This is an optimization exercise on Yosys and OpenROAD, whose aim is small area, not a production implementation.
RTL that was checked went through simulation tests only; none was proved equivalent to the original.
Not every run is shown, and edits may drop behaviour that the tests do not exercise.
For run 4, only the layout was checked, not whether the RTL still works.
Power figures rest on the tool's default switching activity, not on a simulated workload.

`flow/config.mk`:
```
export PLATFORM = sky130hd
export DESIGN_NAME = rv_idex
export DESIGN_NICKNAME = rv_idex
export VERILOG_FILES = /design/flow/design.v
export SDC_FILE = /design/flow/constraint.sdc
export NUM_CORES = 4
export LEC_CHECK = 0
export CAP_MARGIN = 20
export CORE_MARGIN = 2
export CORE_UTILIZATION = 70
export SLEW_MARGIN = 20
export SYNTH_HIERARCHICAL = 1
export SYNTH_MINIMUM_KEEP_SIZE = 0
```
`flow/constraint.sdc`:
```
create_clock -name core_clock -period 6.0 [get_ports {clk}]
set_input_delay 1.2000 -clock core_clock [delete_from_list [all_inputs] [get_ports {clk}]]
set_output_delay 1.2000 -clock core_clock [all_outputs]
set_load 0.01 [all_outputs]
```
`flow/design.v`:
```
`timescale 1ns/1ps
module rv_idex (
    input   wire           clk,
    input   wire           rst,
    input   wire    [31:0] if_id_ir,
    input   wire    [31:0] mem_wb_ir,
    input   wire    [31:0] mem_wb_out,
    output  reg     [31:0] ex_mem_ir,
    output  reg     [31:0] ex_mem_alu_out,
    output  reg     [31:0] ex_mem_rs2
);
    reg  [31:0] id_ex_ir;
    reg  [31:0] a, b;
    reg         id_ex_is_r, id_ex_sub;
    reg  [31:1] rf_valid;
    reg  [31:0] rf [1:31];
    wire [4:0] rs1 = if_id_ir[19:15];
    wire [4:0] rs2 = if_id_ir[24:20];
    wire [4:0] rd  = mem_wb_ir[11:7];
    reg  [31:0] sel_a, sel_b;
    reg  [31:0] rf_z [0:31];
    integer r;
    always @(*) begin
        sel_a = 32'b0;
        sel_b = 32'b0;
        for (r = 1; r < 32; r = r + 1) begin
            sel_a[r] = rf_valid[r] && rs1 == r;
            sel_b[r] = rf_valid[r] && rs2 == r;
        end
        rf_z[0] = 32'b0;
        for (r = 1; r < 32; r = r + 1) rf_z[r] = rf[r];
    end
    wire [10:0] na [0:31];
    wire [10:0] nb [0:31];
    genvar gj, gg;
    generate
        for (gj = 0; gj < 32; gj = gj + 1) begin : rbit
            for (gg = 0; gg < 10; gg = gg + 1) begin : rgrp
                rv_aoi3 ua (.d({rf_z[3*gg+3][gj], rf_z[3*gg+2][gj], rf_z[3*gg+1][gj]}),
                            .s({sel_a[3*gg+3], sel_a[3*gg+2], sel_a[3*gg+1]}),
                            .y(na[gj][gg]));
                rv_aoi3 ub (.d({rf_z[3*gg+3][gj], rf_z[3*gg+2][gj], rf_z[3*gg+1][gj]}),
                            .s({sel_b[3*gg+3], sel_b[3*gg+2], sel_b[3*gg+1]}),
                            .y(nb[gj][gg]));
            end
            assign na[gj][10] = ~(rf_z[31][gj] & sel_a[31]);
            assign nb[gj][10] = ~(rf_z[31][gj] & sel_b[31]);
        end
    endgenerate
    reg [31:0] rd_a, rd_b;
    always @(*)
        for (r = 0; r < 32; r = r + 1) begin
            rd_a[r] = ~&na[r];
            rd_b[r] = ~&nb[r];
        end
    always @(posedge clk or negedge rst) begin
        if (!rst) begin
            id_ex_ir       <= 32'b0;
            b              <= 32'b0;
            ex_mem_ir      <= 32'b0;
            ex_mem_alu_out <= 32'b0;
            ex_mem_rs2     <= 32'b0;
            rf_valid       <= 31'b0;
        end else begin
            id_ex_ir       <= if_id_ir;
            b              <= rd_b;
            ex_mem_ir      <= id_ex_ir;
            ex_mem_alu_out <= alu_out;
            ex_mem_rs2     <= b;
            if (rd != 5'd0)
                rf_valid[rd] <= 1'b1;
        end
    end
    wire [6:0] if_op  = if_id_ir[6:0];
    wire [2:0] if_f3  = if_id_ir[14:12];
    wire       if_is_r = if_op == 7'b0110011;
    wire       if_sub  = (if_op == 7'b0110011 || if_op == 7'b0010011) &&
                         ((if_is_r && if_id_ir[30] && if_f3 == 3'b000) || if_f3[2:1] == 2'b01);
    always @(posedge clk) begin
        a          <= rd_a;
        id_ex_is_r <= if_is_r;
        id_ex_sub  <= if_sub;
    end
    always @(posedge clk) begin
        for (r = 1; r < 32; r = r + 1)
            if (rd == r) rf[r] <= mem_wb_out;
    end
    wire [31:0] ir     = id_ex_ir;
    wire [6:0]  opcode = ir[6:0];
    wire [2:0]  f3     = ir[14:12];
    wire        b30    = ir[30];
    wire        is_r   = opcode == 7'b0110011;
    wire        is_i   = opcode == 7'b0010011;
    wire        is_l   = opcode == 7'b0000011;
    wire [31:0] imm  = {{20{ir[31]}}, ir[31:20]};
    wire [31:0] opb  = id_ex_is_r ? b : imm;
    wire        sub  = id_ex_sub;
    wire [31:0] bx   = opb ^ {32{sub}};
    wire [31:0] p = a ^ bx;
    wire [31:0] g = a & bx;
    reg  [31:0] G, P;
    integer l, i;
    always @(*) begin
        G = g;
        P = p;
        G[0] = g[0] | (p[0] & sub);
        for (l = 1; l < 32; l = l * 2)
            for (i = 2 * l - 1; i < 32; i = i + 2 * l) begin
                G[i] = G[i] | (P[i] & G[i-l]);
                P[i] = P[i] & P[i-l];
            end
        for (l = 8; l >= 1; l = l / 2)
            for (i = 3 * l - 1; i < 32; i = i + 2 * l) begin
                G[i] = G[i] | (P[i] & G[i-l]);
                P[i] = P[i] & P[i-l];
            end
    end
    wire [31:0] sum  = p ^ {G[30:0], sub};
    wire        ltu  = ~G[31];
    wire        lts  = (a[31] ^ opb[31]) ? a[31] : sum[31];
    wire [4:0]  shamt = opb[4:0];
    wire        left  = ~f3[2];
    reg  [31:0] a_rev, sh_rev;
    integer k;
    always @(*) for (k = 0; k < 32; k = k + 1) a_rev[k] = a[31-k];
    wire [31:0] sh_in = left ? a_rev : a;
    wire        fill  = b30 & a[31] & ~left;
    wire signed [32:0] sh_ext = {fill, sh_in};
    wire [32:0] sh_full = sh_ext >>> shamt;
    wire [31:0] sh    = sh_full[31:0];
    always @(*) for (k = 0; k < 32; k = k + 1) sh_rev[k] = sh[31-k];
    wire valid_op = is_l | is_i | (is_r & (~b30 | f3 == 3'b000 | f3 == 3'b101));
    wire op       = valid_op & ~is_l;
    wire s_add    = is_l | (op & f3 == 3'b000);
    wire s_sll    = op & f3 == 3'b001;
    wire s_slt    = op & f3 == 3'b010;
    wire s_sltu   = op & f3 == 3'b011;
    wire s_xor    = op & f3 == 3'b100;
    wire s_srl    = op & f3 == 3'b101;
    wire s_or     = op & f3 == 3'b110;
    wire s_and    = op & f3 == 3'b111;
    wire s_p = s_xor | s_or;
    wire s_g = s_or | s_and;
    wire [31:0] alu_out = (sum    & {32{s_add}})
                        | (sh_rev & {32{s_sll}})
                        | (sh     & {32{s_srl}})
                        | (p      & {32{s_p}})
                        | (g      & {32{s_g}})
                        | {31'b0, (lts & s_slt) | (ltu & s_sltu)};
endmodule  
module rv_aoi3 (
    input  wire [2:0] d,
    input  wire [2:0] s,
    output wire       y
);
    assign y = ~|(d & s);
endmodule
```
`flow/flow/run.sh`:
```
#!/bin/bash
# The standard layout (standard.sh), with these changes:
#  - ABC maps the logic with an area-oriented script (flow/abc_area.script)
#    in place of ORFS's speed script; everything else in synthesis, the
#    flip-flop mapping included, is the standard synthesis;
#  - ports are buffered with sky130_fd_sc_hd__buf_1;
#  - CTS clusters up to 25 sinks within 80 um and inserts no dummy loads.
# Each tool's output goes to ORFS's per-step logs under orfs/logs; make's own
# output goes to standard_area.log.
set -euo pipefail
here=$(pwd)
sed "s|log_cmd abc {\*}\$abc_args|set abc_args [lreplace \$abc_args 1 1 $here/flow/abc_area.script]\n  log_cmd abc {*}\$abc_args|" \
    "$FLOW_HOME/scripts/synth.tcl" > synth_area.tcl
grep -q "flow/abc_area.script" synth_area.tcl
sed "s|\$::env(SCRIPTS_DIR)/synth.tcl|$here/synth_area.tcl|" synth_recipe.tcl > synth_recipe_area.tcl
grep -q "synth_area.tcl" synth_recipe_area.tcl
sed "s|SYNTH_SCRIPT=[^ ]*|SYNTH_SCRIPT=$here/synth_recipe_area.tcl|" standard.sh > standard_area.sh
grep -q "synth_recipe_area.tcl" standard_area.sh
bash standard_area.sh \
    "BUFFER_PORTS_ARGS=-buffer_cell sky130_fd_sc_hd__buf_1" \
    "CTS_ARGS=-sink_clustering_enable -repair_clock_nets -sink_clustering_size 25 -sink_clustering_max_diameter 80 -dont_use_dummy_load" \
    finish > standard_area.log 2>&1
```
`flow/flow/abc_area.script`:
```
&get -n
&st
&dch
&nf -R 1000
&st
&syn2
&if -g -K 6
&synch2
&nf -R 1000
&st
&dch
&nf -R 1000
&put
```
`flow/standard.sh`:
```
#!/bin/bash
# synth_recipe.tcl (not shown) runs the flow's synth.tcl, then flattens the netlist and writes it again
# the make line also repeats each setting of config.mk as NAME=value (left out here)
make -C /OpenROAD-flow-scripts/flow DESIGN_CONFIG=/design/flow/config.mk WORK_HOME=/design/flow/orfs CLKGATE_MAP_FILE= SYNTH_SCRIPT=/design/flow/synth_recipe.tcl "${@:-finish}"
```
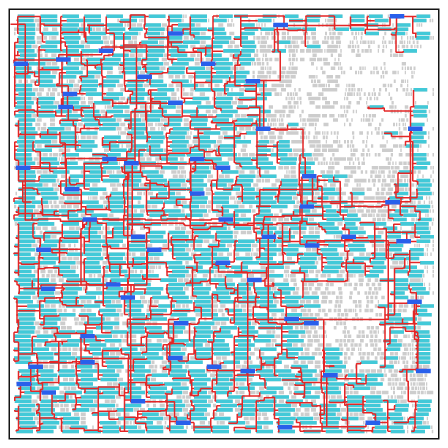
Fig. 1. Clock wires, drivers and flops (run 1).
legend:
  cyan:
    item: flip-flops
    count: 1217
  red:
    item: clock wires
    length: 10800 microns
  blue:
    item: clock drivers
    count: 56
routed clock nets: 57
clock network power share: 25.5%
worst skew pair latency: 0.71 ns
Worst Skew: 0.122 ns
clk pwr: 4.12 mW

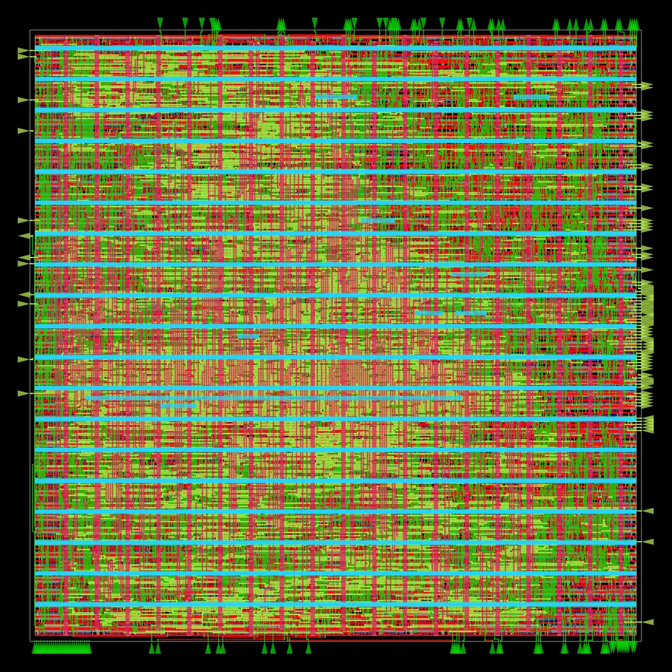
Fig. 2. Final layout (run 1).
Final Non-Filler Cells: 4257
die width: 269 microns

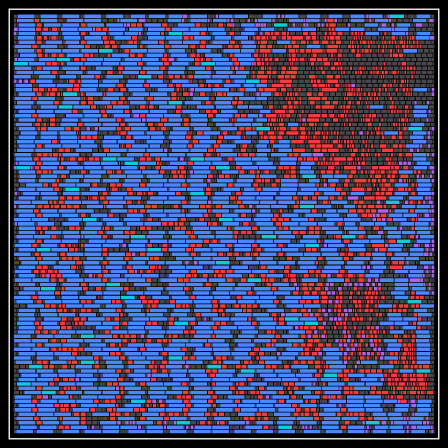
Fig. 3. Cells colored by class (run 1).
Fill, decap, tap and diode cells in gray.
legend:
  purple:
    class: remaining buffers and delay cells
    cells: 295
    share_of_their_area: 3.2%
  cyan:
    class: clock drivers
    cells: 56
    share_of_their_area: 2.7%
  red:
    class: combinational and other logic
    cells: 1744
    share_of_their_area: 27%
  blue:
    class: sequential cells
    cells: 1217
    share_of_their_area: 67%
core area: 69800 sq um
Seq area share: 65.5%
FP Rows: 97
Util after Layout: 77.1%
design area: 53800 sq um

==> flow_summary.yaml, run 1 <==
placement:
  place_area_sq_um: 52300
  place_ws_ns: 0.101
  numPortBuffers: 166
  gp_congestion: 0.969
clock_tree:
  cts_setup_buffers: 0
  cts_buffer_depth: 3
  cts.clk_slew.worst_paths_ns: 0.09
  cts_hold_buf: 0
  tritoncts: "built"
grt:
  grt_usage_pct: 47.8
  gr-total-overflow: 0
  grt_max_degree: 84
  antenna_found_initial: 12
layout:
  regArea_sq_um: 35300
  clkbuf_count: 56
  area_share_clock_buf_inv_pct: 2.60
  nFillCells: 4026
  layout.nets: 3473
  n_sequential_cell: 1217
  multi_input_gates: 1730
  multi_input_area_share_pct: 26.5
  multi_input_area_sq_um: 14200
  dominant_cells: "sequential cells"
  signal_buffers: 295
  buffer_area_share_pct: 3.13
detailed_routing:
  initialDrtViolationCount: 12721
  wl_mm: 177
  dr_total_vias: 38134
  drc: 0
timing:
  setup_slack_ns: 0.402
  finalCriticalPeriod_ns: 5.60
  tns_ns: 0
  whs_ns: 0.324
  tightest_slew_ns: 1.40
synthesis:
  synth-edff-count: 992
  synth_top_area_share_pct: 60.5
  synth_area_leaders: "edfxtp_1 (61%), a222oi_1 (14%), dfrtp_1 (9.7%), nand4_1 (1.8%), nand2_1 (1.4%)"
  syn-cell-area_sq_um: 49200
  yosysMostFrequentCell: "edfxtp_1"
  avgSynthCellArea_sq_um: 16.6
  ys_seq_elements: 1217
  synth_area_leader_cell: "edfxtp_1"
  yosysSeqAreaShare_pct: 71.6
  ys_top_cells_by_count: "edfxtp_1 (992), a222oi_1 (666), dfrtp_1 (191)"
setup_path:
  critPathTopFamily: "compound AO/OA/AOI/OAI gates"
  worstPathArrival_ns: 6.07
  start_kind: "flop"
  cpMostUsedCell: "o211ai_1"
  worst-path-max-fanout: 8
  crit_slowest_cell: "dfxtp_4"
  worstPathRequired_ns: 6.48
floorplanning:
  io_pins: 194
  initial_core_util_pct: 70.5
power_and_ir_drop:
  ir_drop_v: 0.000354
min_path:
  hp-class: "reg2reg"
run_status:
  status: "complete, no violations"
run 1: modules after synthesis, one instance, submodules excluded:
module | cell area (sq um) | copies in the design
rv_idex | 42800 | 1
rv_aoi3 | 10.0 | 640
run 1: worst paths after layout:
kind	startpoint	slack, ns	cells past startpoint	end
min in group asynchronous	rst	0.67	1	id_ex_ir[8]
hold / removal	id_ex_ir[6]	0.32	0	ex_mem_ir[6]
setup reg to reg	id_ex_is_r	0.40	23	ex_mem_alu_out[0]
hold reg to reg	id_ex_ir[6]	0.32	0	ex_mem_ir[6]
max in group asynchronous	rst	3.98	2	b[27]
setup / recovery	id_ex_is_r	0.40	23	ex_mem_alu_out[0]
run 1: cells in the final DEF, fill, tap and decap left out, types with 11 or more instances in the layout:
cell type	instances
a222oi_1	666
a2111o_1	58
nor2_1	65
a21o_1	12
nand3_1	19
mux2i_1	30
edfxtp_1	992
nand4_1	143
clkbuf_16	56
clkinv_1	14
o21bai_1	19
buf_4	121
fa_1	16
buf_1	144
o211ai_1	18
ha_1	45
dfxtp_1	32
a21oi_1	88
mux4_2	15
nand2_1	190
and3_1	61
nor2_4	31
dfrtp_1	191
o21ai_0	75
xnor2_1	37
clkbuf_2	17
mux2_1	11
run 1: kinds of logic (layout without fill, tap and decap cells):
group	count (synthesis)	in the layout	synth area share (%)
AOI/OAI and AO/OA	987	987	18.1
xor gates and xnor gates	47	47	0.837
adders and majority gates	61	61	1.80
buffers and inverters	14	365	0.107
DFF	1217	1217	71.6
muxes	61	61	1.65
other	0	5	0
and+or+nand+nor	574	574	5.86
run 1: routing by layer:
metal	track usage (%)	part of all wire, %	routed length (microns)	vias up
li1	-	-	-	14400
met1	60.9	30	53500	18028
met2	67.5	42	73600	4664
met3	19.8	19	34000	1024
met4	32.0	8.9	15800	18
met5	1.64	0.15	264	-
run 1: report_power, final:
group          switching, mW  leakage, nW  internal [mW]  total (mW)
Combinational           1.39         6.10          0.651        2.04
Clock                   2.46        0.690           1.66        4.12
Sequential             0.423         11.6           9.56        9.99
run 1: state kept, by name, indices dropped and copies added, names as in the netlist:
signal / flops
ex_mem_ir: 32
rf_valid: 31
id_ex_is_r: 1
ex_mem_alu_out: 32
rf: 992
id_ex_ir: 32
id_ex_sub: 1
b: 32
a: 32
ex_mem_rs2: 32
Fig. 4: run 1, cells by drive strength
Bar = 100 microns.
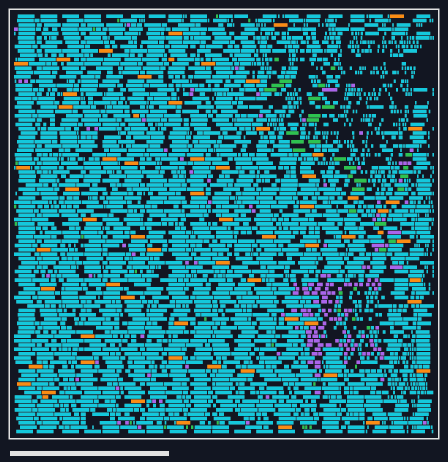

==> run 2, diff against run 1 <==
--- a/flow/flow/run.sh
+++ b/flow/flow/run.sh
@@ -5,5 +5,6 @@
 #    flip-flop mapping included, is the standard synthesis;
 #  - ports are buffered with sky130_fd_sc_hd__buf_1;
-#  - CTS clusters up to 25 sinks within 80 um and inserts no dummy loads.
+#  - CTS uses clkbuf_8, clusters up to 16 sinks within 60 um and inserts no
+#    dummy loads.
 # Each tool's output goes to ORFS's per-step logs under orfs/logs; make's own
 # output goes to standard_area.log.
@@ -19,4 +20,4 @@
 bash standard_area.sh \
     "BUFFER_PORTS_ARGS=-buffer_cell sky130_fd_sc_hd__buf_1" \
-    "CTS_ARGS=-sink_clustering_enable -repair_clock_nets -sink_clustering_size 25 -sink_clustering_max_diameter 80 -dont_use_dummy_load" \
+    "CTS_ARGS=-sink_clustering_enable -repair_clock_nets -sink_clustering_size 16 -sink_clustering_max_diameter 60 -dont_use_dummy_load -buf_list sky130_fd_sc_hd__clkbuf_8" \
     finish > standard_area.log 2>&1
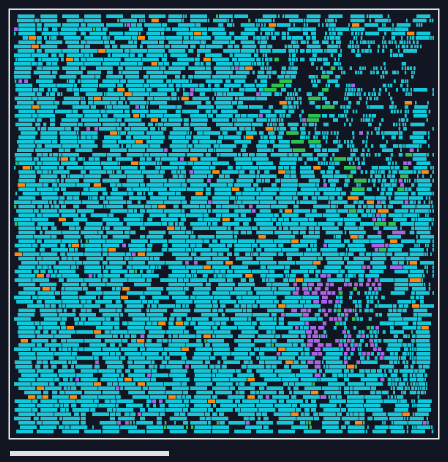
Fig. 5. Cells by drive strength (run 2).
Bar = 100 microns.
legend:
  cyan:
    size: _0 and _1 cells
    cells: 3037
    share: 91%
    most_used: edfxtp_1
  green:
    size: _2 cells
    cells: 55
    share: 1.6%
    most_used: clkbuf_2
  orange:
    size: _6 and larger
    cells: 94
    share: 2.8%
    most_used: clkbuf_8
  purple:
    size: _3 and _4 cells
    cells: 157
    share: 4.7%
    most_used: buf_4
design area: 53600 sq um
fin worst setup slack: 0.402 ns
number of non-clock buffers in the layout: 294
Synth-to-Final Area Change: 8.94%

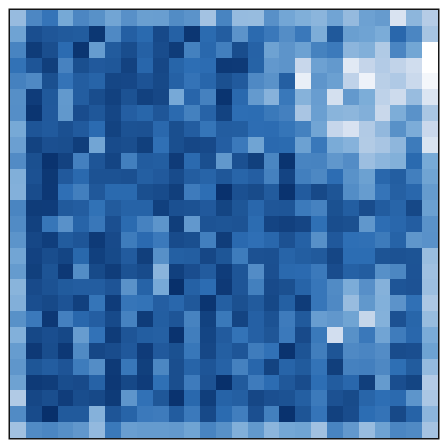
Fig. 6. Cell area per tile (run 2).
The die is cut into 27 by 27 equal tiles; white is low, dark blue is high, 0 to 100% covered.
nearly empty tiles: 0.30%
tiles over 75% full: 55%
mean over tiles: 72%
fullest tile: 100%
Initial Util: 70.5%
Util after Layout: 76.8%

==> flow_summary.yaml, run 2 <==
layout:
  layout.nets: 3504
  layout_commonest_cell: "edfxtp_1"
  regArea_sq_um: 35300
  layout_common_cells: "edfxtp_1 (992), a222oi_1 (666), dfrtp_1 (191)"
  regMostFlops: "rf"
grt:
  gr-total-overflow: 0
  grt_max_degree: 84
  antenna_found_initial: 15
placement:
  place_ws_ns: 0.101
  numPortBuffers: 166
setup_path:
  cp.depth: 24
  worstRegToRegCells: 24
  cpMostUsedCell: "o211ai_1"
  worstPathRequired_ns: 6.56
  worst-path-max-fanout: 30
  worstPathArrival_ns: 6.16
  critPathTopFamily: "compound AO/OA/AOI/OAI gates"
clock_tree:
  cts.clk_slew.worst_paths_ns: 0.09
  tritoncts: "built"
  cts_setup_buffers: 0
  cts_hold_buf: 0
power_and_ir_drop:
  p_int_mw: 11.5
  seqPwrFrac_pct: 63.1
  power.share.combinational_pct: 12.8
detailed_routing:
  dr_total_vias: 38270
  met3_length_mm: 34.4
  initialDrtViolationCount: 12894
  route.met2.wl_mm: 73.4
synthesis:
  synth_area_leader_cell: "edfxtp_1"
  synth_area_leaders: "edfxtp_1 (61%), a222oi_1 (14%), dfrtp_1 (9.7%), nand4_1 (1.8%), nand2_1 (1.4%)"
  synth_top_area_share_pct: 60.5
  avgSynthCellArea_sq_um: 16.6
  ys_top_cells_by_count: "edfxtp_1 (992), a222oi_1 (666), dfrtp_1 (191)"
  ys_seq_elements: 1217
  syn-cell-area_sq_um: 49200
run_status:
  status: "complete, no violations"
timing:
  tightest_slew_ns: 1.27
  tns_ns: 0
min_path:
  hp-class: "reg2reg"
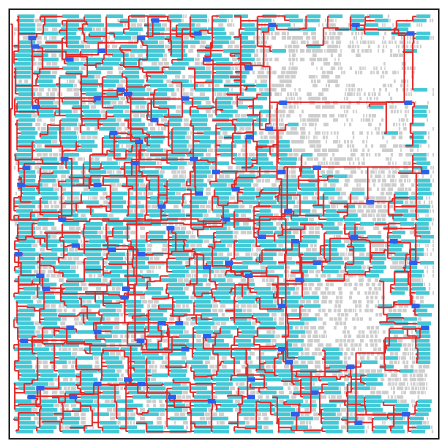
Fig. 7. Clock wires, drivers and flops (run 2).
legend:
  cyan:
    item: flip-flops
    count: 1217
  blue:
    item: clock drivers
    count: 88
  red:
    item: clock wires
    length: 11300 microns
routed clock nets: 89
clock network power share: 24.0%
worst skew pair latency: 0.77 ns
clk pwr: 3.80 mW

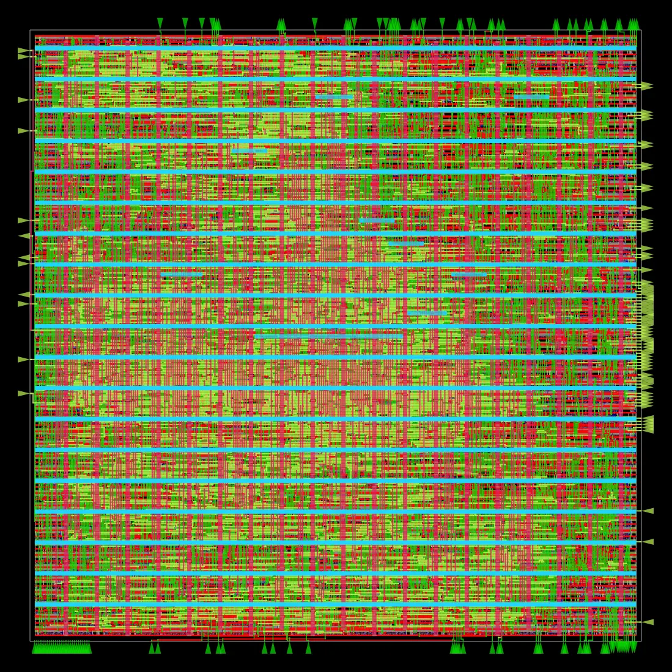
Fig. 8. Final layout (run 2).
# IOs: 194
Final Non-Filler Cells: 4292

-- run 2: changes by cell type in the layout (fill, tap and decap cells not counted), sizes merged --
cell,delta
diode,+4
clkbuf,+32
buf,-1
-- run 2: cell families after synthesis --
logic type | count (synthesis) | share of synthesized area, %
adder cells (fa/ha/maj) | 61 | 1.80
AND/OR/NAND/NOR | 574 | 5.86
flip-flops | 1217 | 71.6
multiplexers | 61 | 1.65
XOR/XNOR | 47 | 0.837
AO/OA/AOI/OAI | 987 | 18.1
buffers and inverters | 14 | 0.107
-- run 2: layout make-up --
cell class,count,area share (%)
sequential,1217,65.8
multi-input combinational,1730,26.5
timing repair buffer,294,3.10
clock buffer,88,2.26
tap,940,2.19
inverter,14,0.0980
antenna,9,0.0420
-- run 2: worst min path at each step --
stage,from,to,depth (start not counted)
after detailed placement,id_ex_ir[18],ex_mem_ir[18],0
after CTS,id_ex_ir[18],ex_mem_ir[18],0
after global routing,id_ex_ir[16],ex_mem_ir[16],0
final,id_ex_ir[10],ex_mem_ir[10],0
after global placement,id_ex_ir[8],ex_mem_ir[8],0
after floorplan,id_ex_ir[10],ex_mem_ir[10],0
-- run 2: per-stage QoR --
step           cell area, sq um  power, mW
6_report                  53600       15.8
5_1_grt                   53600       16.1
4_1_cts                   53500       15.6
3_5_place_dp              52300       12.0
3_3_place_gp              52300       11.9
2_1_floorplan             49200       11.0
-- run 2: per-module statistics from Yosys, one instance, submodules excluded --
| module | flops+latches | cells | copies in the design |
|---|---|---|---|
| rv_idex | 1217 | 2321 | 1 |
| rv_aoi3 | 0 | 1 | 640 |
-- run 2: layer usage --
layer	vias up	global-route usage (%)
met5	-	1.32
met4	18	32.9
met3	1044	21.2
met2	4644	66.9
met1	18129	60.3
li1	14435	-
-- run 2: power groups by stage --
stage	logic (mW)	registers [mW]	clock network [mW]
after floorplan	1.00	9.98	0
after global placement	1.84	10.1	0
after detailed placement	1.89	10.1	0
after CTS	1.90	9.95	3.74
after global routing	2.10	10.0	4.03
final	2.03	9.98	3.80
Fig. 9: run 2, cells colored by class
Fill, decap, tap and diode cells in gray.
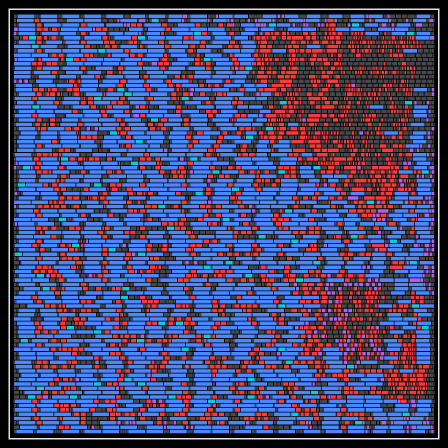

==> run 3, diff against run 2 <==
--- a/flow/config.mk
+++ b/flow/config.mk
@@ -8,5 +8,5 @@
 export CAP_MARGIN = 20
 export CORE_MARGIN = 2
-export CORE_UTILIZATION = 70
+export CORE_UTILIZATION = 55
 export SLEW_MARGIN = 20
 export SYNTH_HIERARCHICAL = 1
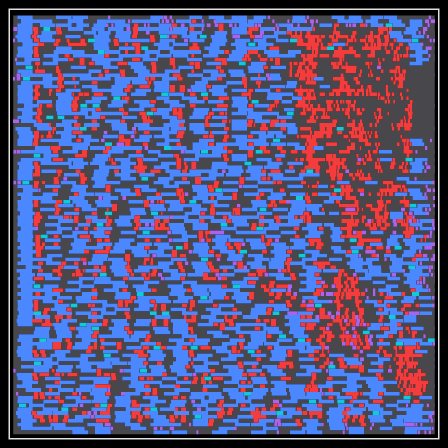
Fig. 10. Cells colored by class (run 3).
Fill, decap, tap and diode cells in gray.
legend:
  blue:
    class: sequential cells
    cells: 1217
    share_of_their_area: 67%
  red:
    class: combinational and other logic
    cells: 1744
    share_of_their_area: 27%
  purple:
    class: remaining buffers and delay cells
    cells: 302
    share_of_their_area: 3.3%
  cyan:
    class: clock drivers
    cells: 99
    share_of_their_area: 2.6%
design area: 54100 sq um
Util after Layout: 61.2%
core area: 88500 sq um
FP Rows: 109

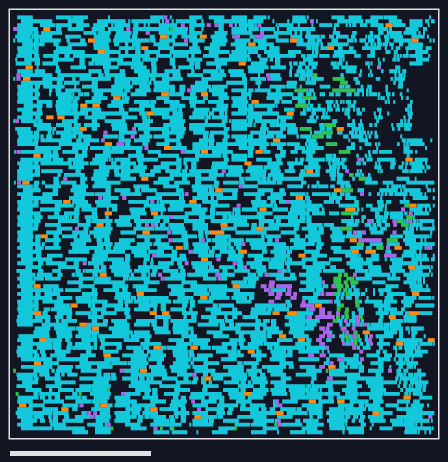
Fig. 11. Cells by drive strength (run 3).
Bar = 100 microns.
legend:
  green:
    size: _2 cells
    cells: 71
    share: 2.1%
    most_used: and3_2
  cyan:
    size: _0 and _1 cells
    cells: 3020
    share: 90%
    most_used: edfxtp_1
  orange:
    size: _6 and larger
    cells: 104
    share: 3.1%
    most_used: clkbuf_8
  purple:
    size: _3 and _4 cells
    cells: 167
    share: 5.0%
    most_used: buf_4
number of non-clock buffers in the layout: 302
Synth-to-Final Area Change: 10.0%
fin worst setup slack: 0.448 ns

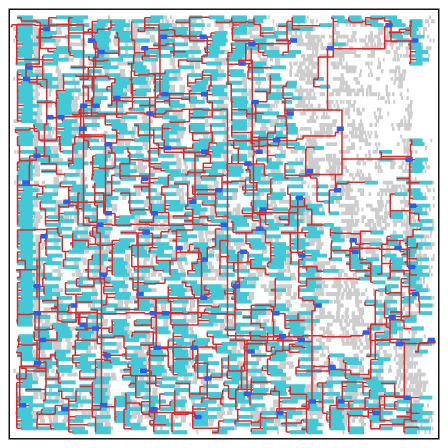
Fig. 12. Clock wires, drivers and flops (run 3).
legend:
  cyan:
    item: flip-flops
    count: 1217
  red:
    item: clock wires
    length: 12700 microns
  blue:
    item: clock drivers
    count: 99
routed clock nets: 100
clock network power share: 25.1%
Worst Skew: 0.107 ns

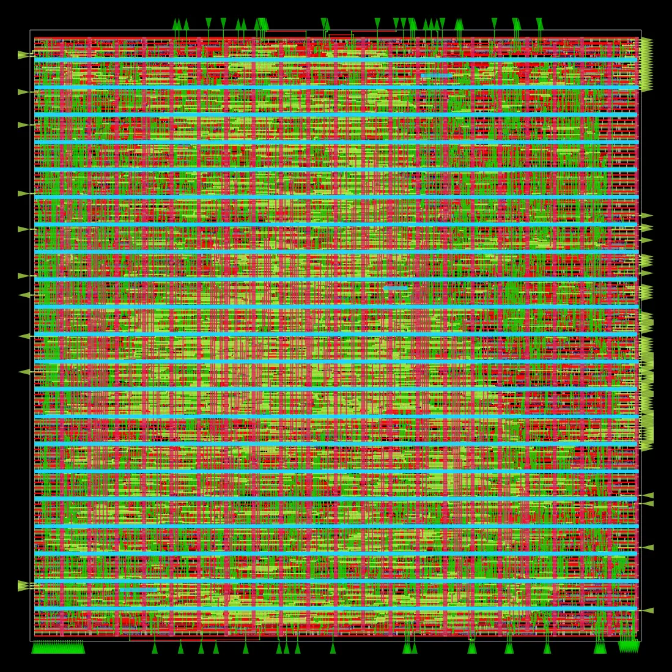
Fig. 13. Final layout (run 3).
die height: 303 microns
die area: 91900 sq um
Final Non-Filler Cells: 4531

==> flow_summary.yaml, run 3 <==
timing:
  finalCriticalPeriod_ns: 5.55
  tns_ns: 0
  tightest_slew_ns: 1.34
synthesis:
  yosys.area_share.adder_pct: 1.80
  yosysMostFrequentCell: "edfxtp_1"
  synth_top_area_share_pct: 60.5
  synth-edff-count: 992
  synth_top_family_by_area: "compound AO/OA/AOI/OAI gates"
  synth_area_leaders: "edfxtp_1 (61%), a222oi_1 (14%), dfrtp_1 (9.7%), nand4_1 (1.8%), nand2_1 (1.4%)"
detailed_routing:
  route.met2.wl_mm: 81.3
  initialDrtViolationCount: 9706
  met3_length_mm: 29.6
clock_tree:
  cts_buffer_depth: 3
  cts_setup_buffers: 0
  cts.clk_slew.worst_paths_ns: 0.10
run_status:
  status: "complete, no violations"
layout:
  regMostFlops: "rf"
  layout_commonest_cell: "edfxtp_1"
  multi_input_area_sq_um: 14300
  layout_common_cells: "edfxtp_1 (992), a222oi_1 (666), dfrtp_1 (191)"
  regArea_sq_um: 35300
  layout.nets: 3523
  largest_reg_flops: 992
setup_path:
  worstPathRequired_ns: 6.61
  start_kind: "flop"
  critPathTopFamily: "compound AO/OA/AOI/OAI gates"
  worst-path-max-fanout: 31
placement:
  gp_congestion: 0.972
grt:
  grt_max_degree: 147
  gr-total-overflow: 0
  antenna_found_initial: 9
min_path:
  hp-class: "reg2reg"
floorplanning:
  die_x_microns: 303
-- run 3: cell families (layout without fill, tap and decap cells) --
family,after synthesis,count (layout)
other,0,4
adder cells (fa/ha/maj),61,61
AO/OA/AOI/OAI,987,987
multiplexers,61,61
XOR/XNOR,47,47
buffers and inverters,14,415
flip-flops,1217,1217
AND/OR/NAND/NOR,574,574
-- run 3: area by class of cell --
type                    instances  share of cell area, %
repair buffers                302                   3.20
well taps                    1165                   2.69
multi-input cells            1730                   26.3
diodes                          4                 0.0185
flip-flops and latches       1217                   65.1
inverters                      14                 0.0971
clock buffers                  99                   2.52
-- run 3: per-layer routing --
layer  vias up  global-route usage [%]
met5         -                   0.207
li1      14477                       -
met1     18163                    53.1
met2      3408                    59.1
met4         6                    24.8
met3       597                    13.2
-- run 3: repair_timing --
item,4_1_cts,5_1_grt
endpoints found under the setup margin,0,2
endpoints found under the hold margin,0,0
resized for setup,0,3
-- run 3: metrics by stage --
stage          hold slack [ns]  instance area, sq um  cells  power (mW)  utilization (%)
3_3_place_gp             0.332                 52700   4426        12.1             59.5
2_1_floorplan            0.331                 49200   2961        11.0                -
5_1_grt                  0.346                 54100   4530        16.6             61.2
6_report                 0.350                 54100   4531        16.1             61.2
4_1_cts                  0.348                 54000   4525        16.0             61.1
3_5_place_dp             0.335                 52700   4426        12.1             59.5
-- run 3: Yosys stat by module (local to each module, per instance) --
module | flip-flops and latches | cell area, sq um
rv_idex | 1217 | 42800
rv_aoi3 | 0 | 10.0
-- run 3: power breakdown --
part	total, mW	leakage (nW)	internal [mW]	switching, mW
clock network	4.05	0.712	1.47	2.58
registers	9.99	11.6	9.56	0.432
logic	2.07	6.09	0.648	1.42
total	16.1	18.4	11.7	4.43
-- run 3: final timing paths --
check / to / cells past startpoint / start / slack (ns)
min reg2reg: ex_mem_ir[16] / 0 / id_ex_ir[16] / 0.35
max reg2reg: ex_mem_alu_out[0] / 23 / id_ex_is_r / 0.45
max: ex_mem_alu_out[0] / 23 / id_ex_is_r / 0.45
max in group asynchronous: ex_mem_rs2[24] / 2 / rst / 4.16
min: ex_mem_ir[16] / 0 / id_ex_ir[16] / 0.35
min in group asynchronous: id_ex_ir[11] / 1 / rst / 0.47
Fig. 14: run 3, cell area per tile
The die is cut into 30 by 30 equal tiles; white is low, dark blue is high, 0 to 100% covered.
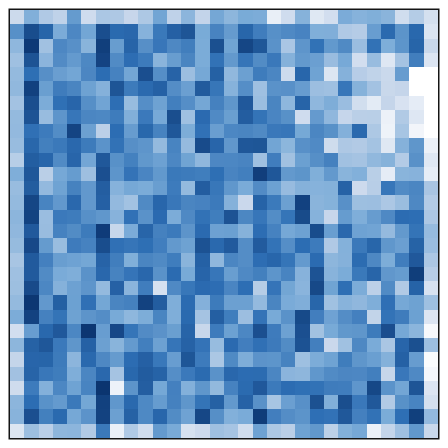

--- run 4 (changed files replaced; the others as in run 3) ---
removed: flow/flow/run.sh
removed: flow/flow/abc_area.script
removed: flow/standard.sh
==> flow/design.v <==
`timescale 1ns/1ps
module rv_decode_instr (
    input   wire [31:0] instr_i,
    output  wire [6:0]  opcode,
    output  wire [31:0] imm,
    output  wire [6:0]  rd,
    output  wire [4:0]  rs1,
    output  wire [4:0]  rs2,
    output  wire [2:0]  funct3,
    output  wire [6:0]  funct7
);
    reg [31:0] imm_comb;
    assign opcode   = instr_i[6:0];
    assign imm      = imm_comb;
    assign rd       = instr_i[11:7];
    assign rs1      = instr_i[19:15];
    assign rs2      = instr_i[24:20];
    assign funct3   = instr_i[14:12];
    assign funct7   = instr_i[31:25];
    always @(*) begin
        imm_comb = 32'b0;
        case(opcode)
            7'b011_0011: imm_comb = 32'b0;
            7'b000_0011, 7'b001_0011: imm_comb = { {20{instr_i[31]}}, instr_i[31:20] };
            7'b010_0011: imm_comb = { {20{instr_i[31]}}, instr_i[31:25], instr_i[11:7] };
            7'b110_0011: imm_comb = { {20{instr_i[31]}}, instr_i[31], instr_i[7], instr_i[30:25], instr_i[11:8] };
            7'b011_0111, 7'b001_0111: imm_comb = { {12{instr_i[31]}}, instr_i[31:12] };
            7'b110_1111, 7'b110_0111: imm_comb = { {12{instr_i[31]}}, instr_i[31], instr_i[19:12], instr_i[20], instr_i[30:21] };
            default:    imm_comb = 32'b0;
        endcase
    end
endmodule  
`timescale 1ns/1ps
module rv_decode (
    input   wire           clk,
    input   wire           rst,
    input   wire    [31:0] if_id_ir,
    input   wire    [31:0] if_id_pc,
    input   wire    [31:0] mem_wb_ir,
    input   wire    [31:0] mem_wb_out,
    output  reg     [31:0] id_ex_ir,
    output  reg     [31:0] id_ex_pc,
    output  reg     [31:0] id_ex_rs1,
    output  reg     [31:0] id_ex_rs2,
    output  reg     [31:0] id_ex_imm,
    output  reg     [2:0]  id_ex_funct3,
    output  reg     [6:0]  id_ex_funct7
);
    reg [31:0] regfile [31:0];
    wire [6:0] mem_wb_rd = mem_wb_ir[11:7];
    wire [31:0] imm_decode;
    wire [6:0]  op_decode;
    wire [6:0]  rd_decode;
    wire [4:0]  rs1_decode;
    wire [4:0]  rs2_decode;
    wire [2:0]  funct3_decode;
    wire [6:0]  funct7_decode;
    rv_decode_instr rdi(
        .instr_i(if_id_ir),
        .opcode(op_decode),
        .imm(imm_decode),
        .rd(rd_decode),
        .rs1(rs1_decode),
        .rs2(rs2_decode),
        .funct3(funct3_decode),
        .funct7(funct7_decode)
    );
    always @ (posedge clk or negedge rst) begin
        if(!rst) begin
            id_ex_ir        <= 32'b0;
            id_ex_pc        <= 32'b0;
            id_ex_rs1       <= 5'b0;
            id_ex_rs2       <= 5'b0;
            id_ex_imm       <= 32'b0;
            id_ex_funct3    <= 3'b0;
            id_ex_funct7    <= 7'b0;
        end
        else begin
            id_ex_ir        <= if_id_ir;
            id_ex_pc        <= if_id_pc;
            id_ex_rs1       <= regfile[rs1_decode];
            id_ex_rs2       <= regfile[rs2_decode];
            id_ex_imm       <= imm_decode;
            id_ex_funct3    <= funct3_decode;
            id_ex_funct7    <= funct7_decode;
        end
    end  
    integer i;
    always @ (posedge clk or negedge rst) begin
        if(!rst) begin
            for(i=0;i<32;i=i+1) begin
                regfile[i] <= 32'b0;
            end
        end
        else begin
            if(mem_wb_rd != 0) begin
                regfile[mem_wb_rd] <= mem_wb_out;
            end
            else begin
                regfile[0] <= 0;
            end
        end
    end  
endmodule  
`timescale 1ns/1ps
module rv_alu_r(
    input unsigned [31:0] rs1_in,
    input unsigned [31:0] rs2_in,
    input           [2:0] funct3,
    input                 funct7_r,
    output reg     [31:0] rd_out
);
    localparam OP_ADD  = 4'b0_000;
    localparam OP_SUB  = 4'b1_000;
    localparam OP_SLL  = 4'b0_001;
    localparam OP_SLT  = 4'b0_010;
    localparam OP_SLTU = 4'b0_011;
    localparam OP_XOR  = 4'b0_100;
    localparam OP_SRL  = 4'b0_101;
    localparam OP_SRA  = 4'b1_101;
    localparam OP_OR   = 4'b0_110;
    localparam OP_AND  = 4'b0_111;
    wire signed [31:0]  rs1_signed;
    wire signed [31:0]  rs2_signed;
    wire        [3:0]   funct;    
    assign rs1_signed   = rs1_in;
    assign rs2_signed   = rs2_in;
    assign funct        = {funct7_r, funct3};
    always @(*) begin
        rd_out = 32'h0;
        case (funct)
            OP_ADD:  rd_out = rs1_signed + rs2_signed;
            OP_SUB:  rd_out = rs1_signed - rs2_signed;
            OP_SLL:  rd_out = rs1_in << rs2_in[4:0];
            OP_SLT:  rd_out = (rs1_signed < rs2_signed) ? 1 : 0;
            OP_SLTU: rd_out = (rs1_in < rs2_in) ? 1 : 0;
            OP_XOR:  rd_out = rs1_in ^ rs2_in;
            OP_SRL:  rd_out = rs1_in >> rs2_in[4:0];
            OP_SRA:  rd_out = rs1_signed >>> rs2_signed[4:0];
            OP_OR:   rd_out = rs1_in | rs2_in;
            OP_AND:  rd_out = rs1_in & rs2_in;
            default: rd_out = 32'h0;
        endcase
    end
endmodule  
`timescale 1ns/1ps
module rv_alu_i(
    input unsigned [31:0] rs1_in,
    input unsigned [31:0] imm_in,
    input           [2:0] funct3,
    input                 funct7_r,
    output reg     [31:0] rd_out
);
    localparam OP_ADDI  = 4'b0_000;
    localparam OP_SLLI  = 4'b0_001;
    localparam OP_SLTI  = 4'b0_010;
    localparam OP_SLTIU = 4'b0_011;
    localparam OP_XORI  = 4'b0_100;
    localparam OP_SRLI  = 4'b0_101;
    localparam OP_SRAI  = 4'b1_101;
    localparam OP_ORI   = 4'b0_110;
    localparam OP_ANDI  = 4'b0_111;
    wire signed [31:0]  rs1_signed;
    wire signed [31:0]  imm_signed;
    wire        [3:0]   funct;    
    assign rs1_signed   = rs1_in;
    assign imm_signed   = imm_in;
    assign funct        = {funct7_r & (funct3 == 3'b101), funct3};
    always @(*) begin
        rd_out = 32'h0;
        case (funct)
            OP_ADDI:  rd_out = rs1_signed + imm_signed;
            OP_SLLI:  rd_out = rs1_in << imm_in[4:0];
            OP_SLTI:  rd_out = (rs1_signed < imm_signed) ? 1 : 0;
            OP_SLTIU: rd_out = (rs1_in < imm_in) ? 1 : 0;
            OP_XORI:  rd_out = rs1_in ^ imm_in;
            OP_SRLI:  rd_out = rs1_in >> imm_in[4:0];
            OP_SRAI:  rd_out = rs1_signed >>> imm_signed[4:0];
            OP_ORI:   rd_out = rs1_in | imm_in;
            OP_ANDI:  rd_out = rs1_in & imm_in;
            default: rd_out = 32'h0;
        endcase
    end
endmodule  
`timescale 1ns/1ps
module rv_alu(
    input  wire             clk,
    input  wire             rst,
    input  wire     [31:0]  id_ex_ir,
    input  wire     [31:0]  id_ex_pc,
    input  wire     [31:0]  id_ex_rs1,
    input  wire     [31:0]  id_ex_rs2,
    input  wire     [31:0]  id_ex_imm,
    input  wire     [2:0]   id_ex_funct3,
    input  wire     [6:0]   id_ex_funct7,
    output  reg     [31:0]  ex_mem_ir,
    output  reg     [31:0]  ex_mem_alu_out,
    output  reg     [31:0]  ex_mem_rs2
);
    wire inv_a, inv_b;
    wire [31:0] mux_alu_r;
    wire [31:0] mux_alu_i;
    wire [31:0] mux_alu_s;
    wire [31:0] mux_alu_b;
    wire [31:0] mux_alu_u;
    wire [31:0] mux_alu_j;
    wire [6:0]  opcode;
    reg [31:0] mux_alu_out;
    assign opcode = id_ex_ir[6:0];
    rv_alu_r alu_r(
        .rs1_in(id_ex_rs1),
        .rs2_in(id_ex_rs2),
        .funct3(id_ex_funct3),
        .funct7_r(id_ex_funct7[5]),
        .rd_out(mux_alu_r)
    );
    rv_alu_i alu_i(
        .rs1_in(id_ex_rs1),
        .imm_in(id_ex_imm),
        .funct3(id_ex_funct3),
        .funct7_r(id_ex_funct7[5]),
        .rd_out(mux_alu_i)
    );
    always @ (posedge clk or negedge rst) begin
        if(!rst) begin
            ex_mem_ir       <= 32'b0;
            ex_mem_alu_out  <= 32'b0;
            ex_mem_rs2      <= 32'b0;
        end
        else begin
            ex_mem_ir       <= id_ex_ir;
            ex_mem_alu_out  <= mux_alu_out;
            ex_mem_rs2      <= id_ex_rs2;
        end
    end  
    always @(*) begin
        case(opcode)
            7'b011_0011:    mux_alu_out = mux_alu_r;
            7'b001_0011: mux_alu_out = mux_alu_i;
            7'b000_0011: mux_alu_out = id_ex_rs1 + id_ex_imm;
            default:    mux_alu_out = 32'b0;
        endcase
    end
endmodule  
`timescale 1ns/1ps
module rv_idex (
    input   wire           clk,
    input   wire           rst,
    input   wire    [31:0] if_id_ir,
    input   wire    [31:0] mem_wb_ir,
    input   wire    [31:0] mem_wb_out,
    output  wire    [31:0] ex_mem_ir,
    output  wire    [31:0] ex_mem_alu_out,
    output  wire    [31:0] ex_mem_rs2
);
    wire [31:0] id_ex_ir;
    wire [31:0] id_ex_pc;
    wire [31:0] id_ex_rs1;
    wire [31:0] id_ex_rs2;
    wire [31:0] id_ex_imm;
    wire [2:0]  id_ex_funct3;
    wire [6:0]  id_ex_funct7;
    rv_decode id_stage (
        .clk(clk),
        .rst(rst),
        .if_id_ir(if_id_ir),
        .if_id_pc(32'b0),
        .mem_wb_ir(mem_wb_ir),
        .mem_wb_out(mem_wb_out),
        .id_ex_ir(id_ex_ir),
        .id_ex_pc(id_ex_pc),
        .id_ex_rs1(id_ex_rs1),
        .id_ex_rs2(id_ex_rs2),
        .id_ex_imm(id_ex_imm),
        .id_ex_funct3(id_ex_funct3),
        .id_ex_funct7(id_ex_funct7)
    );
    rv_alu ex_stage (
        .clk(clk),
        .rst(rst),
        .id_ex_ir(id_ex_ir),
        .id_ex_pc(id_ex_pc),
        .id_ex_rs1(id_ex_rs1),
        .id_ex_rs2(id_ex_rs2),
        .id_ex_imm(id_ex_imm),
        .id_ex_funct3(id_ex_funct3),
        .id_ex_funct7(id_ex_funct7),
        .ex_mem_ir(ex_mem_ir),
        .ex_mem_alu_out(ex_mem_alu_out),
        .ex_mem_rs2(ex_mem_rs2)
    );
endmodule  
==> flow/run.sh <==
#!/bin/bash
# synth_recipe.tcl (not shown) runs the flow's synth.tcl, then flattens the netlist and writes it again
# the make line also repeats each setting of config.mk as NAME=value (left out here)
make -C /OpenROAD-flow-scripts/flow DESIGN_CONFIG=/design/flow/config.mk WORK_HOME=/design/flow/orfs CLKGATE_MAP_FILE= SYNTH_SCRIPT=/design/flow/synth_recipe.tcl finish
==> flow/config.mk <==
export PLATFORM = sky130hd
export DESIGN_NAME = rv_idex
export DESIGN_NICKNAME = rv_idex
export VERILOG_FILES = /design/flow/design.v
export SDC_FILE = /design/flow/constraint.sdc
export NUM_CORES = 4
export LEC_CHECK = 0
export CAP_MARGIN = 20
export CORE_MARGIN = 2
export CORE_UTILIZATION = 40
export SLEW_MARGIN = 20
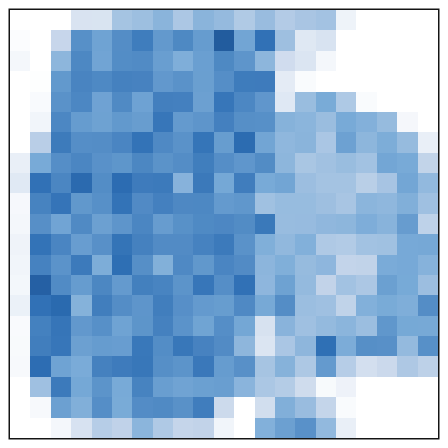
Fig. 15. Cell area per tile (run 4).
The die is cut into 21 by 21 equal tiles; white is low, dark blue is high, 0 to 100% covered.
fullest tile: 82%
nearly empty tiles: 12%
mean over tiles: 43%
Initial Util: 40.3%
core area: 177000 sq um
Util after Layout: 46.0%

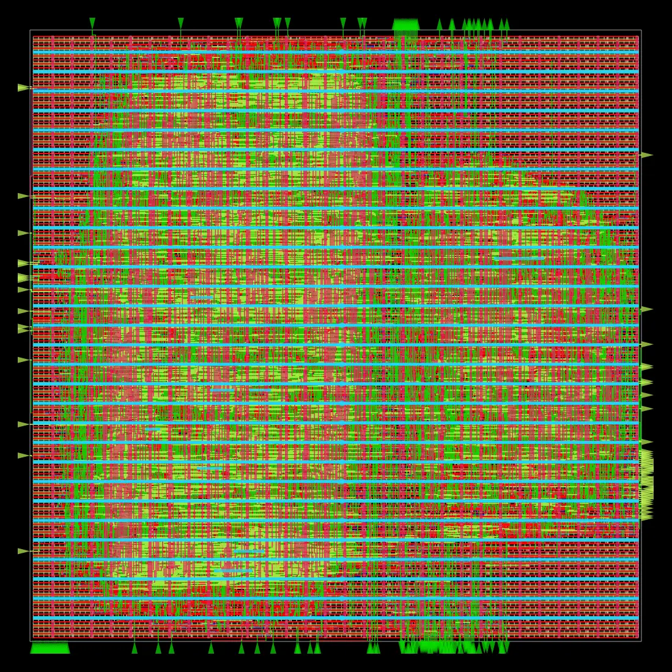
Fig. 16. Final layout (run 4).
FP Rows: 154
design area: 81300 sq um
final wirelength: 357 mm

==> flow_summary.yaml, run 4 <==
run_status:
  status: "complete, no violations"
synthesis:
  synth-edff-count: 0
  ys_top_cells_by_count: "dfrtp_1 (1236), mux2_2 (1031), clkbuf_1 (465)"
  yosysMostFrequentCell: "dfrtp_1"
  ys_seq_elements: 1236
  synth_area_leaders: "dfrtp_1 (43%), mux2_2 (16%), a221oi_1 (4.3%), a22o_1 (4.0%), a22oi_1 (3.7%)"
  synth.distinct_cells: 94
  synth_top_area_share_pct: 43.4
  synth_area_leader_cell: "dfrtp_1"
  avgSynthCellArea_sq_um: 10.8
  syn-cell-area_sq_um: 71300
grt:
  grt_use_met2_pct: 54.9
  gr-usage-met1_pct: 47.0
  grt_busiest_layer: "met2"
  gr-total-overflow: 0
  grt_usage_pct: 38.4
  grt_use_met3_pct: 14.7
  antenna_found_initial: 23
  grt_max_degree: 157
detailed_routing:
  route.met2.wl_mm: 146
  initialDrtViolationCount: 10811
  drc: 0
  met3_length_mm: 49.8
  dr_total_vias: 65310
  wl_met1_mm: 128
  top_layer: "met5"
floorplanning:
  die_x_microns: 426
  die_height_microns: 426
  dieArea_sq_um: 182000
clock_tree:
  cts_buffer_depth: 3
  cts_hold_buf: 0
  post_cts_resized: 0
  cts_setup_buffers: 0
  htree_levels: 4
  tritoncts: "built"
  cts.clk_slew.worst_paths_ns: 0.06
layout:
  layout.nets: 6799
  regMostFlops: "id_stage.regfile"
  layout_commonest_cell: "dfrtp_1"
  instances_no_fill: 8970
  layout_common_cells: "dfrtp_1 (1225), mux2_2 (1031), a22oi_1 (354)"
  nFillCells: 16281
  largest_reg_flops: 1024
  syn_to_final_growth_pct: 14.0
placement:
  gp_congestion: 1.01
  dp.cells: 8704
  place_area_sq_um: 76600
setup_path:
  worst-path-max-fanout: 5
  worstPathArrival_ns: 5.55
  start_kind: "flop"
timing:
  rsz0062_at_grt: "no"
  tns_ns: 0
  slew_headroom_pct: 19.4
  tightest_slew_ns: 1.21
power_and_ir_drop:
  ir_drop_v: 0.000255
min_path:
  hp-class: "reg2reg"
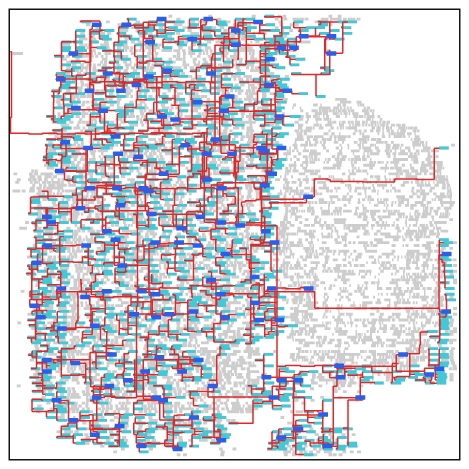
Fig. 17. Clock wires, drivers and flops (run 4).
legend:
  cyan:
    item: flip-flops
    count: 1236
  red:
    item: clock wires
    length: 16900 microns
  blue:
    item: clock drivers
    count: 138
routed clock nets: 139
clock network power share: 29.8%
worst skew pair latency: 0.82 ns
Worst Skew: 0.0424 ns
clk pwr: 8.77 mW

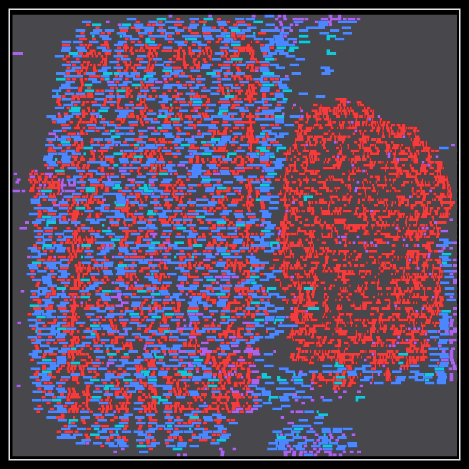
Fig. 18. Cells colored by class (run 4).
Fill, decap, tap and diode cells in gray.
legend:
  blue:
    class: sequential cells
    cells: 1236
    share_of_their_area: 40%
  cyan:
    class: clock drivers and dummy loads
    cells: 245
    share_of_their_area: 5.9%
  red:
    class: combinational and other logic
    cells: 4703
    share_of_their_area: 49%
  purple:
    class: remaining buffers and delay cells
    cells: 425
    share_of_their_area: 5.5%
Seq area share: 38.1%

## run 4: stage by stage
stage	hold slack (ns)	setup slack (ns)	power [mW]
final	0.343	1.08	29.4
after detailed placement	0.335	1.23	20.3
after global placement	0.332	1.24	20.2
after CTS	0.345	1.39	29.0
after global routing	0.352	0.956	30.4
after floorplan	0.331	2.45	16.8
## run 4: critical path, stage by stage (launching register included)
cell and delay [ns]:
dfrtp_1 0.64, inv_1 0.25, ha_1 0.27, inv_1 0.07
fa_1 0.19, nor2b_1 0.27, o211ai_1 0.18, nand3_1 0.21
nand4_1 0.30, a2111oi_2 0.61, o21ai_1 0.15, a21oi_1 0.38
a21boi_0 0.27, o21ai_0 0.70, o211ai_1 0.23
## run 4: layout make-up
class | count | area [sq um] | area share (%)
clock buffer | 198 | 4050 | 4.99
timing repair buffer | 425 | 4290 | 5.28
multi-input combinational | 4565 | 37900 | 46.7
sequential | 1236 | 31000 | 38.1
antenna | 21 | 52.6 | 0.0647
tap | 2340 | 2930 | 3.60
clock inverter | 47 | 542 | 0.667
inverter | 138 | 518 | 0.637
## run 4: path summary, 6_finish.rpt
path / from / end / slack, ns / cells after the start
setup reg to reg: id_stage.id_ex_rs1[0] / ex_stage.ex_mem_alu_out[0] / 1.08 / 14
hold / removal: id_stage.id_ex_ir[10] / ex_stage.ex_mem_ir[10] / 0.34 / 0
setup / recovery: id_stage.id_ex_rs1[0] / ex_stage.ex_mem_alu_out[0] / 1.08 / 14
max in group asynchronous: rst / id_stage.regfile[24][24] / 4.02 / 2
min in group asynchronous: rst / id_stage.regfile[13][14] / 0.38 / 1
hold reg to reg: id_stage.id_ex_ir[10] / ex_stage.ex_mem_ir[10] / 0.34 / 0
## run 4: logic make-up after synthesis
logic type | after synthesis | share of synthesized area (%)
DFF | 1236 | 43.4
buffers and inverters | 790 | 4.35
AOI/OAI and AO/OA | 2015 | 20.9
and+or+nand+nor | 1093 | 7.23
muxes | 1208 | 20.0
xor gates and xnor gates | 52 | 0.639
adders and majority gates | 197 | 3.49
## run 4: power breakdown
group | internal, mW | switching (mW)
Combinational | 3.52 | 5.16
Sequential | 10.1 | 1.86
Clock | 4.99 | 3.78
Total | 18.6 | 10.8

separate check: timing with driven ports:
Ports are ideal in the flow. The routed layouts listed here were re-timed in OpenROAD.
Step 1 sets driving cells, clkbuf_16 on the clock port and buf_2 on the other inputs (assumed; they add their load-dependent delay and slew).
Step 2 moves the port delays by t, midway between the first and last clock arrival at a register: inputs arrive t later, outputs are due t later. That takes back most of the time a late clock gives input paths.
a / b / c = ideal / step 1 / step 2; a / b = the first two.
run | shift t [ns] | setup slack, ns | hold WS [ns] | slew at the worst register clock pin (ns) | worst slew at a driven data input, ns
run 1 | 0.722 | 0.402 / 0.402 / 0.402 | 0.324 / 0.324 / 0.324 | 0.10 / 0.10 | 0.15
run 2 | 0.790 | 0.402 / 0.402 / 0.402 | 0.358 / 0.358 / 0.358 | 0.11 / 0.11 | 0.13
run 3 | 0.834 | 0.448 / 0.448 / 0.448 | 0.350 / 0.350 / 0.350 | 0.11 / 0.11 | 0.09
run 4 | 0.891 | 1.076 / 1.076 / 0.865 | 0.343 / 0.343 / 0.343 | 0.08 / 0.08 | 0.25
After both steps every run listed still meets setup and hold. For run 4, which loses most, drivers alone change the setup slack by 0.000 ns; drivers and shift together by -0.211 ns.
